Background: an optimization exercise with open tools, aiming at small area. Do not read the settings as production practice.
The RTL was checked by simulation tests, not by an equivalence proof against the original design.
Some runs may be left out. An edit can pass the tests and still lose a function that they never use.

**config.mk**
```make
export PLATFORM = sky130hd
export DESIGN_NAME = uart_receiver_top
export DESIGN_NICKNAME = uart_receiver_top
export VERILOG_FILES = /design/flow/design.v
export SDC_FILE = /design/flow/constraint.sdc
export NUM_CORES = 4
export LEC_CHECK = 0
export CAP_MARGIN = 20
export CORE_MARGIN = 2
export CORE_UTILIZATION = 40
export SLEW_MARGIN = 20
```
**constraint.sdc**
```tcl
create_clock -name core_clock -period 10.0 [get_ports {clk}]
set_input_delay 2.0000 -clock core_clock [delete_from_list [all_inputs] [get_ports {clk}]]
set_output_delay 2.0000 -clock core_clock [all_outputs]
set_load 0.01 [all_outputs]
```
**design.v**
```verilog
module clk_div 
#(parameter OLD_CLKS_PER_NEW_CLKS = 1)
(
    input clk,
    input rst,
    output div_tick  
);
    localparam CNT_WIDTH = 17;
    reg [CNT_WIDTH -1 :0] count;
    reg reg_clk;
    always @(posedge clk) begin
        if(rst) begin
            count <= 0;
            reg_clk <= 1'b0;
        end
        else if(count == OLD_CLKS_PER_NEW_CLKS - 1) begin
            count <= 0;
            reg_clk <= ~reg_clk;
        end
        else begin
            count <= count + 1;
        end 
    end
    assign div_tick = (count == OLD_CLKS_PER_NEW_CLKS - 1) & ~reg_clk;
endmodule
module sync_with_ff 
#(parameter ADDRSIZE = 4) (
    input clk, en, rst,
    input [ADDRSIZE :0] D,
    output [ADDRSIZE:0] Q
);
    reg [ADDRSIZE:0] sync, Q_reg;
    assign Q = Q_reg;
    always @(posedge clk) begin
        if(rst) {Q_reg, sync} <= 0;
        else if(en) {Q_reg, sync} <= {sync, D};
    end
endmodule
module uart_receiver 
#(parameter BAUD_RATE = 115200) 
(
    input RxBit,
    input clk,
    input en,   
    input rst,
    output reg [7:0] RxData,
    output rx_done_signal  
);
    localparam IDLE = 0, RECEIVING = 1;
    localparam integer SAMPLE = 16;  
     localparam integer UART_CELL_TOTAL_BITS = 10;
    reg [3:0] sample_counter; 
    reg [3:0] baud_counter;  
    reg[9:0] rx_total_bits_reg; 
    reg state;
    reg rx_done;     
    assign rx_done_signal = rx_done;
    always @(posedge clk) begin
        if(rst) begin
            state <= 0;
            rx_total_bits_reg <= 0;
            sample_counter <= 0;
            baud_counter <= 0;
            rx_done <= 0;
            RxData <= 0;
        end else if(en) begin
        case (state)
            IDLE: begin
                if(rx_done) rx_done <= 0;
                if(~RxBit) begin
                    sample_counter <= sample_counter + 1;
                end
                if(~RxBit && sample_counter == SAMPLE / 2 - 1) begin
                    state <= RECEIVING;
                end
            end 
            RECEIVING: begin
                if (sample_counter == SAMPLE / 2 - 1) begin
                    rx_total_bits_reg <= {RxBit, rx_total_bits_reg[9:1]};
                end
                if(sample_counter == SAMPLE - 1 & baud_counter == UART_CELL_TOTAL_BITS - 1) begin
                        state <= IDLE;
                        sample_counter <= 0;
                        baud_counter <= 0;
                        RxData <= rx_total_bits_reg[8:1];
                        rx_done <= 1;
                        rx_total_bits_reg <= 0;
                end else if(sample_counter == SAMPLE - 1) begin
                    baud_counter <= baud_counter + 1;
                    sample_counter <= 0;      
                end else 
                    sample_counter <= sample_counter + 1; 
            end
        endcase        
        end
    end
endmodule
module memory_fifo
#(parameter ADDRSIZE = 4, 
  parameter DATASIZE = 8) 
(
    input [DATASIZE -1 : 0] wdata,
    input [ADDRSIZE -1: 0] waddr, raddr,
    input wclken, wfull, wclk, wen,
    output [DATASIZE -1 :0]rdata
);
        localparam DEPTH = 1 << ADDRSIZE;
        reg [DATASIZE - 1 :0] mem [0: DEPTH - 1];
        assign rdata = mem[raddr];
        always @(posedge wclk) begin
            if (wen && wclken && !wfull) begin
                mem[waddr] <= wdata;
            end
        end    
endmodule
module empty_rptr_fifo #(parameter ADDRSIZE = 4)(
    input [ADDRSIZE:0] rq2_wptr,
    input rinc, rclk, rrst,
    output [ADDRSIZE:0] rptr,
    output rempty,
    output [ADDRSIZE-1 : 0] raddr  
);
    reg [ADDRSIZE:0] rptr_value;
    reg [ADDRSIZE : 0] rbin;
    wire [ADDRSIZE : 0] rbinnext, rgraynext;
    assign rptr = rptr_value;
    assign raddr = rbin [ADDRSIZE - 1 : 0];
    assign rgraynext = rbin ^ (rbin >> 1);  
    assign rempty = (rgraynext == rq2_wptr);
    assign rbinnext = rbin + (rinc & ~rempty);
    always @(posedge rclk) begin
        if(rrst) {rptr_value, rbin} <= 0;
        else {rptr_value, rbin} <= {rgraynext, rbinnext};
    end 
endmodule
module full_wptr_fifo #(parameter ADDRSIZE = 4) (
    input [ADDRSIZE : 0] wq2_rptr,
    input winc, wclk, wen, wrst,
    output [ADDRSIZE : 0] wptr,
    output wfull,
    output [ADDRSIZE - 1 : 0] waddr  
);
    reg [ADDRSIZE:0] wbin;
    reg [ADDRSIZE:0] wptr_value;
    wire [ADDRSIZE:0] wgraynext, wbinnext;
    reg wfull_val;
    assign wfull = wfull_val;
    assign wptr = wptr_value;
    assign waddr = wbin[ADDRSIZE-1 : 0];
    assign wbinnext = wbin + (winc & ~wfull_val);
    assign wgraynext = wbinnext ^ (wbinnext >> 1);
    always @(posedge wclk) begin
        if(wrst) {wbin, wptr_value} <= 0;
        else if(wen) {wbin, wptr_value} <= {wbinnext, wgraynext};
    end
    always @(posedge wclk) begin
        if(wrst) wfull_val <= 1'b0;
        else if(wen)
            wfull_val <= (wgraynext == {~wq2_rptr[ADDRSIZE: ADDRSIZE-1], wq2_rptr[ADDRSIZE-2:0]});
    end
endmodule
module fifo_top 
#(parameter DATASIZE = 8,
  parameter ASIZE = 4)
(
    input [DATASIZE - 1: 0] wdata,
    input winc, wclk, wen, wrst,
    input rinc, rclk, rrst ,
    output [DATASIZE - 1 : 0] rdata,
    output wfull, rempty  
);
    wire [ASIZE - 1:0] waddr, raddr;
    wire [ASIZE : 0] wptr, rptr; 
    reg [ASIZE : 0] wq2_rptr, rq2_wptr, r_sync, w_sync;
    always @(posedge rclk) begin
        if(rrst) {rq2_wptr, r_sync} <= 0;
        else {rq2_wptr, r_sync} <= {r_sync, wptr};
    end
    always @(posedge wclk) begin
        if(wrst) {wq2_rptr, w_sync} <= 0;
        else if(wen) {wq2_rptr, w_sync} <= {w_sync, rptr};
    end
      memory_fifo #( ASIZE,DATASIZE) fifomem 
    (.rdata(rdata), .wdata(wdata), .waddr(waddr), .raddr(raddr),
    .wclken(winc), .wfull(wfull), .wclk(wclk), .wen(wen));
    empty_rptr_fifo #(ASIZE) rptr_empty
    (.rempty(rempty), .raddr(raddr), 
    .rptr(rptr),.rq2_wptr(rq2_wptr),
    .rinc(rinc), .rclk(rclk), .rrst(rrst));
     full_wptr_fifo #(ASIZE) wptr_full
     (.wfull(wfull), .waddr(waddr), .wptr(wptr), .wq2_rptr(wq2_rptr),
      .winc(winc), .wclk(wclk), .wen(wen), .wrst(wrst));
endmodule
module uart_receiver_top 
#( parameter BAUD_RATE = 115200, SAMPLE = 16, CLK_FREQ = 27000000)
(
    input RxBit,
    input clk,
    input rst,             
    input rd_en,           
    output [7:0] rdata,    
    output rempty,
    output wfull,
    output reg [6:0] sseg  
);
    localparam CLKS_PER_SAMPLE = CLK_FREQ / (BAUD_RATE * SAMPLE * 2);
    wire [7:0] rx_data;
    wire syncRxBit;
    wire transmission_done_signal;
    wire sample_tick;
    wire [7:0] fifo_output;
    reg [7:0] display_digit;  
    clk_div #(CLKS_PER_SAMPLE) sample_clk_div(.clk(clk), .rst(rst), .div_tick(sample_tick));
    sync_with_ff #(0) sync_input(.clk(clk), .en(sample_tick), .rst(rst), .D(RxBit), .Q(syncRxBit));
    uart_receiver #(BAUD_RATE) uart_receiver(
        .clk(clk),
        .en(sample_tick),
        .rst(rst),
        .RxBit( syncRxBit),
        .RxData(rx_data),
        .rx_done_signal(transmission_done_signal)
    );
    fifo_top fifo_top(
        .wclk(clk), .wen(sample_tick), .wrst(rst), .winc(transmission_done_signal),
        .rclk(clk), .rrst(rst), .rinc(rd_en),
        .wdata(rx_data), .rdata(fifo_output), 
        .wfull(wfull), .rempty(rempty)
    );
    assign rdata = fifo_output;
    always @(posedge clk) begin
        if(rst) begin
            display_digit <= 0;
            sseg <= 7'b1000000;
        end else begin
        if(rd_en && !rempty && fifo_output != 8'd0) display_digit <= fifo_output;
        case (display_digit - "0")
            4'h0: sseg <= 7'b1000000;
            4'h1: sseg <= 7'b1111001;
            4'h2: sseg <= 7'b0100100;
            4'h3: sseg <= 7'b0110000;
            4'h4: sseg <= 7'b0011001;
            4'h5: sseg <= 7'b0010010;
            4'h6: sseg <= 7'b0000010;
            4'h7: sseg <= 7'b1111000;
            4'h8: sseg <= 7'b0000000;
            4'h9: sseg <= 7'b0010000;
            default: sseg <= 7'b1000000;
        endcase
        end
    end
endmodule
```
**run.sh**
```bash
#!/bin/bash
# synth_recipe.tcl (not shown) runs the flow's synth.tcl, then flattens the netlist and writes it again
# the make line also repeats each setting of config.mk as NAME=value (left out here)
make -C /OpenROAD-flow-scripts/flow DESIGN_CONFIG=/design/flow/config.mk WORK_HOME=/design/flow/orfs CLKGATE_MAP_FILE= SYNTH_SCRIPT=/design/flow/synth_recipe.tcl finish
```
Run 1, placed cells, one color a class:
The bar under the picture is 50 um long.
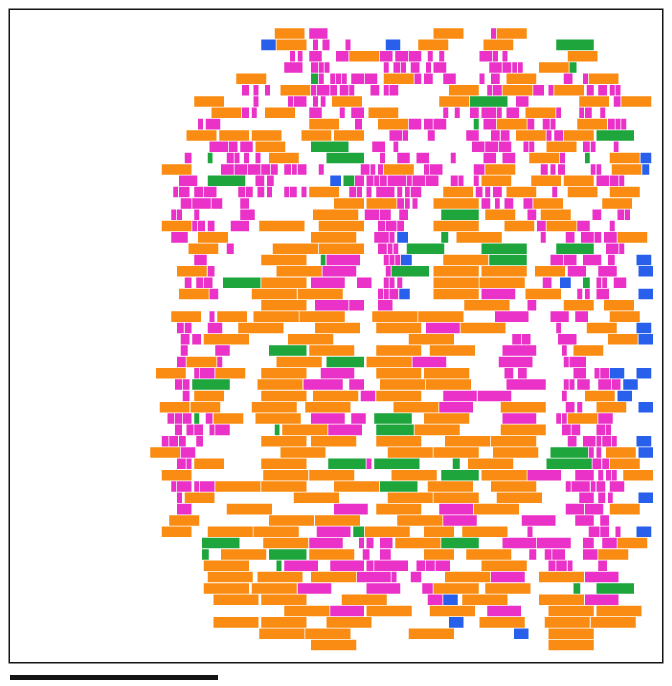
| color | class | cells | share of their area |
|---|---|---|---|
| orange | flops | 230 | 58% |
| blue | other buffers and delay cells | 26 | 2.4% |
| green | clock drivers and dummy loads | 44 | 7.8% |
| magenta | combinational and other logic | 430 | 32% |
Seq/total area: 55.7%
Core Util, Final: 46.4%
Core ar.: 22800 um2
FP Rows: 55

Run 1, nets reached from selected ports:
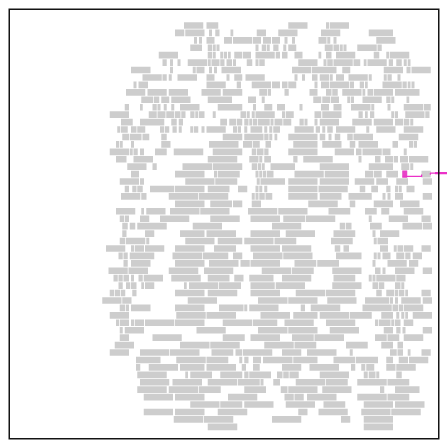
| color | port | direction | end cells | buffers | wire |
|---|---|---|---|---|---|
| magenta | rempty | output | 1 | 1 | 10.2 um |
PortBufs: 20
# IOs: 21

Run 1, the metal 2 layer:
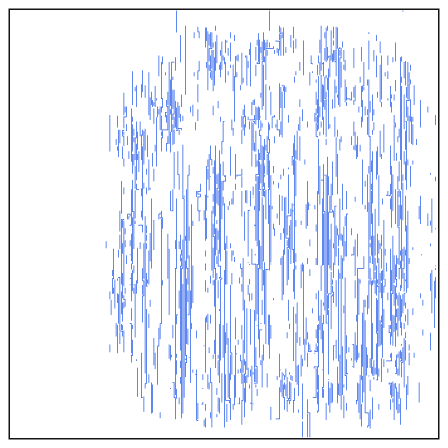
longest straight run: 72.8 um
main direction: vertical

==> flow_summary.json, run 1 <==
{
  "cts-buffers-inserted": 24,
  "use_met2_pct": 26.7,
  "grt_pass1_wl_um": 29000,
  "cts_buffer_depth": 3,
  "post-synth-top-count-cell": "edfxtp_1",
  "r2r_slack_ns": 6.33,
  "signal_buffers": 26,
  "tns_ns": 0,
  "fin_skew_ns": 0.00765,
  "nFillCells": 1969,
  "ys_types": 48,
  "max-cap-violations": 0,
  "synth_edf_count": 128,
  "path_buf_inv": 2,
  "n_sequential_cell": 230,
  "r2r-start": "fifo_top.rptr_empty.rbin[3]",
  "holdPathStages": 2,
  "outcome": "timing/DRC/antenna clean",
  "r2r-end": "fifo_top.rptr_empty.rbin[4]",
  "worst_hold_slack_ns": 0.440,
  "crit_top_cell": "mux2i_1",
  "wire_per_inst_um": 17.6,
  "startpoint_type": "flop",
  "crit_family": "buffers and inverters",
  "fmax_mhz": 201,
  "syn-num-nets": 715,
  "fin_crit_sh_pct": 49.8,
  "die_w_um": 157,
  "worstHoldEndpoint": "fifo_top.w_sync[2]",
  "initial_utilization_pct": 40.9,
  "clock_cell_area_share_pct": 7.49,
  "ys_ff_latch": 230,
  "cp.required_ns": 8.00,
  "largest_reg_flops": 128,
  "synthAdderAreaFrac_pct": 2.15,
  "final_common_cell": "edfxtp_1",
  "synth_top_cells_by_area": "edfxtp_1, dfxtp_1, mux4_2, nor2_1, nand2_1",
  "dp_cells": 998,
  "cts_sinks": 230,
  "layout.nets": 732,
  "synth_top_family_by_area": "simple AND/OR/NAND/NOR gates",
  "hp-start": "fifo_top.rptr_empty.rptr_value[2]",
  "synth-compound-area-share_pct": 3.63,
  "synthesis.area_um2": 9320,
  "critPathMaxFanout": 17,
  "clk_pin_slew_ns": 0.06,
  "yosysSeqAreaShare_pct": 63.2
}
==> run 2: changes to the inputs <==
==> design.v (replaced) <==
module uart_receiver_top
(
    input RxBit,
    input clk,
    input rst,             
    input rd_en,           
    output [7:0] rdata,    
    output rempty,
    output wfull,
    output [6:0] sseg      
);
    reg [3:0] d;
    wire tick = (d == 4'd6);
    wire p1   = (d == 4'd8);
    always @(posedge clk) begin
        if (rst || d == 4'd13) d <= 4'd0;
        else d <= d + 4'd1;
    end
    reg s1, s2;
    always @(posedge clk) begin
        if (rst) {s2, s1} <= 2'b00;
        else if (tick) {s2, s1} <= {s1, RxBit};
    end
    reg [7:0] c;
    wire idle = (c[7:3] == 5'd0);
    wire rxd  = (c == 8'd160);
    wire dn   = (c == 8'd159);
    wire shift = (c[3:0] == 4'd7) && (c[7:4] != 4'd0) && (c[7:4] != 4'd9);
    always @(posedge clk) begin
        if (rst) c <= 8'd0;
        else if (tick) begin
            if (rxd) c <= {7'd0, ~s2};
            else if (!idle || !s2) c <= c + 8'd1;
        end
    end
    reg [7:0] sr;    
    always @(posedge clk) begin
        if (tick && shift) sr <= {s2, sr[7:1]};
    end
    reg [7:0] mem [0:15];
    reg [4:0] wbin, rbin;
    reg q;           
    reg last_pop;    
    reg fa, fb;      
    reg wfn;         
    reg wf;
    assign rempty = (rbin == wbin);
    assign wfull  = wf;
    assign rdata  = mem[rbin[3:0]];
    wire pop = rd_en & ~rempty;
    wire inc_now = rxd & ~wf;        
    wire inc_nxt = dn & ~wfn;        
    wire [4:0] x = wbin - rbin + {4'd0, last_pop} + {4'd0, inc_now | inc_nxt};
    always @(posedge clk) begin
        if (rst) begin
            wbin <= 5'd0;
            rbin <= 5'd0;
            q <= 1'b0;
            last_pop <= 1'b0;
            fa <= 1'b0;
            fb <= 1'b0;
            wfn <= 1'b0;
            wf <= 1'b0;
        end else begin
            last_pop <= pop;
            rbin <= rbin + {4'd0, pop};
            if (tick) begin
                wf  <= wfn;
                wfn <= inc_nxt ? fb : fa;
                fa  <= (x == 5'd16);
                fb  <= (x == 5'd15);
                q   <= inc_now;
            end
            if (p1 && q) wbin <= wbin + 5'd1;
        end
    end
    always @(posedge clk) begin
        if (tick && inc_now) mem[wbin[3:0]] <= sr;
    end
    reg [3:0] dd, ddd;
    wire isdig = (rdata[7:4] == 4'h3) && (rdata[3:0] < 4'd10);
    always @(posedge clk) begin
        if (rst) begin
            dd  <= 4'd0;
            ddd <= 4'd0;
        end else begin
            ddd <= dd;
            if (pop && rdata != 8'd0) dd <= isdig ? rdata[3:0] : 4'd0;
        end
    end
    reg [6:0] seg;
    always @(*) begin
        case (ddd)
            4'd1: seg = 7'b1111001;
            4'd2: seg = 7'b0100100;
            4'd3: seg = 7'b0110000;
            4'd4: seg = 7'b0011001;
            4'd5: seg = 7'b0010010;
            4'd6: seg = 7'b0000010;
            4'd7: seg = 7'b1111000;
            4'd8: seg = 7'b0000000;
            4'd9: seg = 7'b0010000;
            default: seg = 7'b1000000;
        endcase
    end
    assign sseg = seg;
endmodule
Run 2, wiring heat map:
28 x 28 tiles, from black (low) to pale yellow (high), scaled to the fullest tile. Values are wire area over tile area, all layers added.
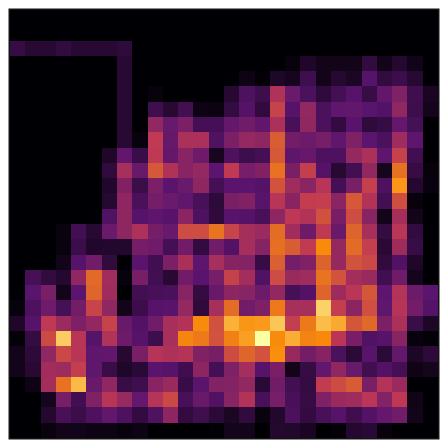
mean over tiles: 0.12
fullest tile: 0.54
emptiest ninth of the die: top left
nearly empty tiles: 29%
tiles over half the peak: 11%
WL final: 14800 um
GRT Total Usage: 16.0%
routed len/inst: 19.3 um
routed vias: 4079

Run 2, placed cells, one color a class:
The bar under the picture is 50 um long.
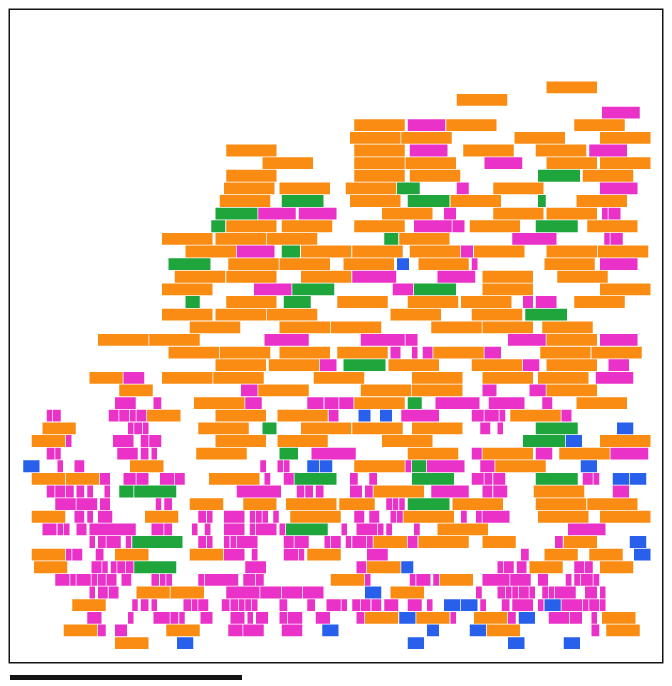
| color | class | cells | share of their area |
|---|---|---|---|
| blue | other buffers and delay cells | 27 | 3.1% |
| green | clock drivers and dummy loads | 32 | 7.6% |
| magenta | combinational and other logic | 300 | 30% |
| orange | flops | 177 | 60% |
final instance area: 8510 um2
Seq/total area: 57.7%

==> flow_summary.json, run 2 <==
{
  "outcome": "timing/DRC/antenna clean",
  "worstHoldEndpoint": "sseg[2]",
  "max-cap-violations": 0,
  "tns_ns": 0,
  "synthesis.area_um2": 7440,
  "numPortBuffers": 20,
  "holdPathStages": 1,
  "pin_count": 21,
  "post-route-util_pct": 47.0,
  "die_w_um": 140,
  "nonClockInverterCount": 25,
  "r2r-start": "d[0]",
  "r2r_slack_ns": 6.81,
  "yosysSeqAreaShare_pct": 65.9,
  "initial_utilization_pct": 41.2,
  "syn-num-nets": 526,
  "clk_pin_slew_ns": 0.07,
  "path_buf_inv": 3,
  "synth_edf_count": 136,
  "synthAdderAreaFrac_pct": 4.57,
  "post-synth-top-count-cell": "edfxtp_1",
  "fin_skew_ns": 0.00856,
  "synth_top_cells_by_area": "edfxtp_1, dfxtp_1, mux4_2, ha_1, mux4_1",
  "largest_reg_flops": 128,
  "cp.required_ns": 8.00,
  "core_um2": 18100,
  "n_sequential_cell": 177,
  "hold_path.class": "reg2reg",
  "yosys_warnings": 1,
  "nFillCells": 1507,
  "hp-start": "dd[0]",
  "ys_types": 51,
  "fin_crit_sh_pct": 52.7,
  "rows": 49,
  "tightestPinTransition_ns": 1.11,
  "ys_ff_latch": 177,
  "fmax_mhz": 190,
  "use_met2_pct": 25.7,
  "cts_setup_buffers": 0,
  "layout.nets": 553,
  "grt_pass1_wl_um": 23500,
  "dp_cells": 733,
  "worst_hold_slack_ns": 0.453,
  "critPathMaxFanout": 20,
  "startpoint_type": "flop",
  "final_common_cell": "edfxtp_1",
  "crit_family": "buffers and inverters",
  "ys_top_cells_by_count": "edfxtp_1, dfxtp_1, nor2_1, nand2_1, inv_1",
  "cts_buffer_depth": 2,
  "synth-compound-area-share_pct": 6.05,
  "clock_cell_area_share_pct": 7.34,
  "signal_buffers": 27,
  "synth_top_family_by_area": "multiplexers",
  "grt_max_degree": 37,
  "grt_use_met1_pct": 21.1
}
==> run 3: changes to the inputs <==
--- a/design.v
+++ b/design.v
@@ -39,6 +39,7 @@
     end
-    reg [7:0] mem [0:15];
-    reg [4:0] wbin, rbin;
-    reg q;           
+    reg [7:0] ring [0:15];
+    reg [3:0] rp, wp;
+    reg full16;
     reg last_pop;    
+    reg pw;          
     reg fa, fb;      
@@ -46,15 +47,24 @@
     reg wf;
-    assign rempty = (rbin == wbin);
+    wire [3:0] dm = wp - rp;
+    assign rempty = (dm == 4'd0) && !full16;
     assign wfull  = wf;
-    assign rdata  = mem[rbin[3:0]];
-    wire pop = rd_en & ~rempty;
-    wire inc_now = rxd & ~wf;        
+    assign rdata  = ring[rp];
+    wire pop  = rd_en & ~rempty;
+    wire winc = p1 & pw & ~rxd;      
     wire inc_nxt = dn & ~wfn;        
-    wire [4:0] x = wbin - rbin + {4'd0, last_pop} + {4'd0, inc_now | inc_nxt};
+    wire k1 = last_pop ^ (pw | inc_nxt);
+    wire k2 = last_pop & (pw | inc_nxt);
+    wire d15 = (dm == 4'd15);
+    wire d14 = (dm == 4'd14);
+    wire d13 = (dm == 4'd13);
+    wire k0 = ~k1 & ~k2;
+    wire x16 = (full16 & k0) | (d15 & k1) | (d14 & k2);
+    wire x15 = (d15 & k0) | (d14 & k1) | (d13 & k2);
     always @(posedge clk) begin
         if (rst) begin
-            wbin <= 5'd0;
-            rbin <= 5'd0;
-            q <= 1'b0;
+            rp <= 4'd0;
+            wp <= 4'd0;
+            full16 <= 1'b0;
             last_pop <= 1'b0;
+            pw <= 1'b0;
             fa <= 1'b0;
@@ -65,3 +75,5 @@
             last_pop <= pop;
-            rbin <= rbin + {4'd0, pop};
+            rp <= rp + 4'd1 + {3'd0, pop};
+            wp <= wp + 4'd1 + {3'd0, winc};
+            full16 <= (winc & ~pop & d15) | (full16 & ~(pop & ~winc));
             if (tick) begin
@@ -69,11 +81,13 @@
                 wfn <= inc_nxt ? fb : fa;
-                fa  <= (x == 5'd16);
-                fb  <= (x == 5'd15);
-                q   <= inc_now;
+                fa  <= x16;
+                fb  <= x15;
+                if (inc_nxt) pw <= 1'b1;
             end
-            if (p1 && q) wbin <= wbin + 5'd1;
+            if (winc) pw <= 1'b0;
         end
     end
+    integer i;
     always @(posedge clk) begin
-        if (tick && inc_now) mem[wbin[3:0]] <= sr;
+        for (i = 15; i > 0; i = i - 1) ring[i] <= ring[i-1];
+        ring[0] <= (pw && wp == 4'd15) ? sr : ring[15];
     end
--- a/config.mk
+++ b/config.mk
@@ -7,2 +7,3 @@
 export LEC_CHECK = 0
+export ABC_AREA = 1
 export CAP_MARGIN = 20
@@ -10,2 +11,3 @@
 export CORE_UTILIZATION = 40
+export CTS_BUF_LIST = sky130_fd_sc_hd__clkbuf_8
 export SLEW_MARGIN = 20
Run 3, wiring heat map:
26 x 26 tiles, from black (low) to pale yellow (high), scaled to the fullest tile. Values are wire area over tile area, all layers added.
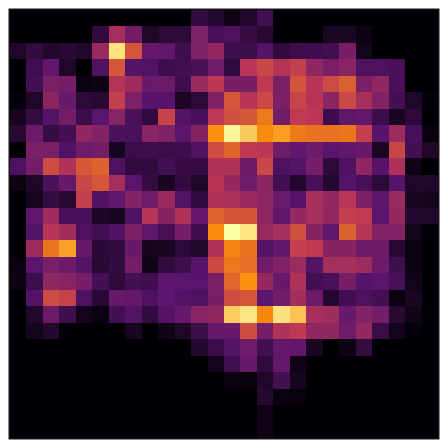
densest ninth of the die: middle
nearly empty tiles: 30%
mean over tiles: 0.14
emptiest ninth of the die: bottom left
routed vias: 4830
routed len/inst: 14.3 um
WL final: 14200 um
GRT Total Usage: 18.1%

Run 3, nets reached from selected ports:
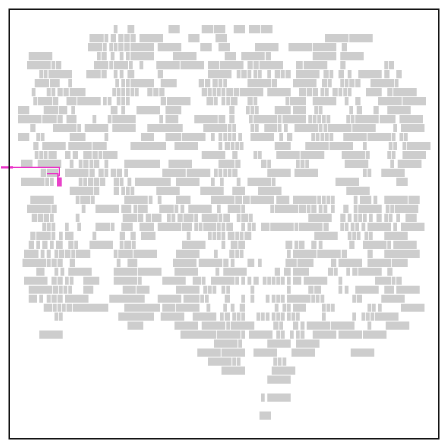
| color | port | direction | end cells | buffers | wire |
|---|---|---|---|---|---|
| magenta | rempty | output | 1 | 1 | 23.1 um |

==> flow_summary.json, run 3 <==
{
  "outcome": "timing/DRC/antenna clean",
  "synth_top_cells_by_area": "dfxtp_1, nand2_1, nand3_1, nor2_1, ha_1",
  "r2r_slack_ns": 7.23,
  "clock_cell_area_share_pct": 5.61,
  "n_sequential_cell": 176,
  "cp.required_ns": 8.00,
  "worst_hold_slack_ns": 0.344,
  "ys_types": 34,
  "fin_crit_sh_pct": 49.6,
  "clk_pin_slew_ns": 0.09,
  "synth_top_family_by_area": "simple AND/OR/NAND/NOR gates",
  "use_met2_pct": 28.4,
  "synth_edf_count": 8,
  "layout.nets": 794,
  "nFillCells": 1482,
  "cts_buffer_depth": 2,
  "path_buf_inv": 2,
  "post-synth-top-count-cell": "nand2_1",
  "synth-compound-area-share_pct": 3.65,
  "tns_ns": 0,
  "grt_use_met1_pct": 24.2,
  "signal_buffers": 21,
  "grt_pass1_wl_um": 23300,
  "holdPathStages": 0,
  "seq_area_share_pct": 50.5,
  "crit_family": "simple AND/OR/NAND/NOR gates",
  "dp_cells": 961,
  "max-cap-violations": 0,
  "nonClockInverterCount": 64,
  "post-route-util_pct": 46.6,
  "hp-start": "ring[10][6]",
  "initial_utilization_pct": 41.2,
  "tightestPinTransition_ns": 0.983,
  "largest_reg_flops": 128
}
==> run 4: changes to the inputs <==
--- a/config.mk
+++ b/config.mk
@@ -7,3 +7,2 @@
 export LEC_CHECK = 0
-export ABC_AREA = 1
 export CAP_MARGIN = 20
@@ -11,3 +10,2 @@
 export CORE_UTILIZATION = 40
-export CTS_BUF_LIST = sky130_fd_sc_hd__clkbuf_8
 export SLEW_MARGIN = 20
Run 4, placed cells, one color a class:
The bar under the picture is 50 um long.
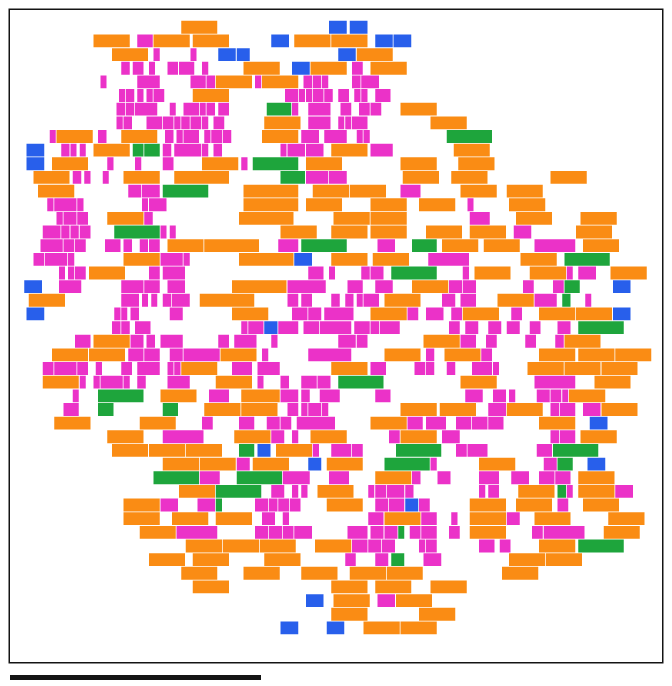
| color | class | cells | share of their area |
|---|---|---|---|
| magenta | combinational and other logic | 350 | 37% |
| orange | flops | 176 | 52% |
| blue | other buffers and delay cells | 25 | 3.4% |
| green | clock drivers and dummy loads | 32 | 7.9% |

Run 4, the metal 2 layer:
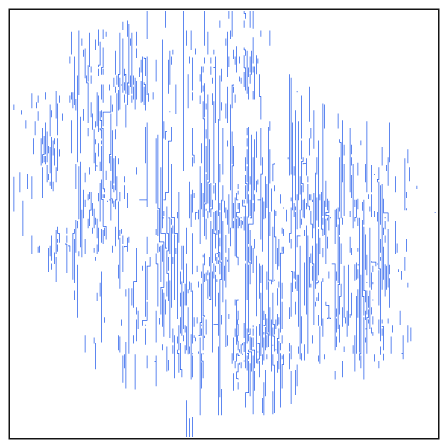
wire length on this layer: 6460 um
main direction: vertical
nets with wire on the layer: 525
share of all routed wire: 47%
longest straight run: 57.1 um

==> flow_summary.json, run 4 <==
{
  "seq_area_share_pct": 49.6,
  "post-synth-top-count-cell": "dfxtp_1",
  "drt-total-wl_um": 13700,
  "outcome": "timing/DRC/antenna clean",
  "tightestPinTransition_ns": 0.973,
  "cp-end-kind": "output pin",
  "synth_top_cells_by_area": "dfxtp_1, ha_1, edfxtp_1, mux2i_1, mux4_2",
  "ys_types": 74,
  "vias": 4183,
  "synth-compound-area-share_pct": 12.3,
  "r2r_slack_ns": 6.95,
  "nonClockInverterCount": 25,
  "grt_usage_pct": 17.4,
  "grt_pass1_wl_um": 22100,
  "holdPathStages": 0,
  "nFillCells": 1418,
  "post-route-util_pct": 46.3,
  "synth_edf_count": 8,
  "final_common_cell": "dfxtp_1",
  "numPortBuffers": 20,
  "cts_buffer_depth": 2,
  "place_ws_ns": 5.27,
  "r2r-end": "dd[1]",
  "tns_ns": 0,
  "path_buf_inv": 3,
  "largest_reg_flops": 128,
  "hp-start": "ring[1][7]",
  "grt_use_met1_pct": 22.6,
  "clk_pin_slew_ns": 0.06,
  "worst_hold_slack_ns": 0.345,
  "cp.required_ns": 8.00,
  "clock_cell_area_share_pct": 7.57,
  "n_sequential_cell": 176,
  "initial_utilization_pct": 40.4,
  "layout.nets": 595
}

## afterwards: timing with drivers on the ports
The results above use ideal ports. As a check the final layouts listed here were re-extracted and re-timed, cells and wires unchanged. Step 1 sets driving cells, clkbuf_16 on the clock port and buf_2 on the other inputs (assumed; they add their load-dependent delay and slew). Step 2 moves the port delays by t, midway between the first and last clock arrival at a register: inputs arrive t later, outputs are due t later. That takes back most of the time a late clock gives input paths. Three values: ideal ports, drivers, drivers and shift; two values: the first two.
| run | shift t [ns] | setup WS [ns] | hold WS [ns] | worst setup path after step 2 | worst register clock-pin slew, ns |
|---|---|---|---|---|---|
| run 1 | 0.543 | 5.022 / 4.983 / 5.526 | 0.440 / 0.440 / 0.440 | register to output | 0.06 / 0.06 |
| run 2 | 0.474 | 4.733 / 4.690 / 5.164 | 0.453 / 0.453 / 0.453 | register to output | 0.07 / 0.07 |
| run 3 | 0.480 | 5.043 / 5.009 / 5.489 | 0.344 / 0.344 / 0.344 | register to output | 0.09 / 0.09 |
| run 4 | 0.466 | 4.787 / 4.743 / 5.209 | 0.345 / 0.345 / 0.345 | register to output | 0.07 / 0.07 |
After both steps setup and hold are still met in every run listed.
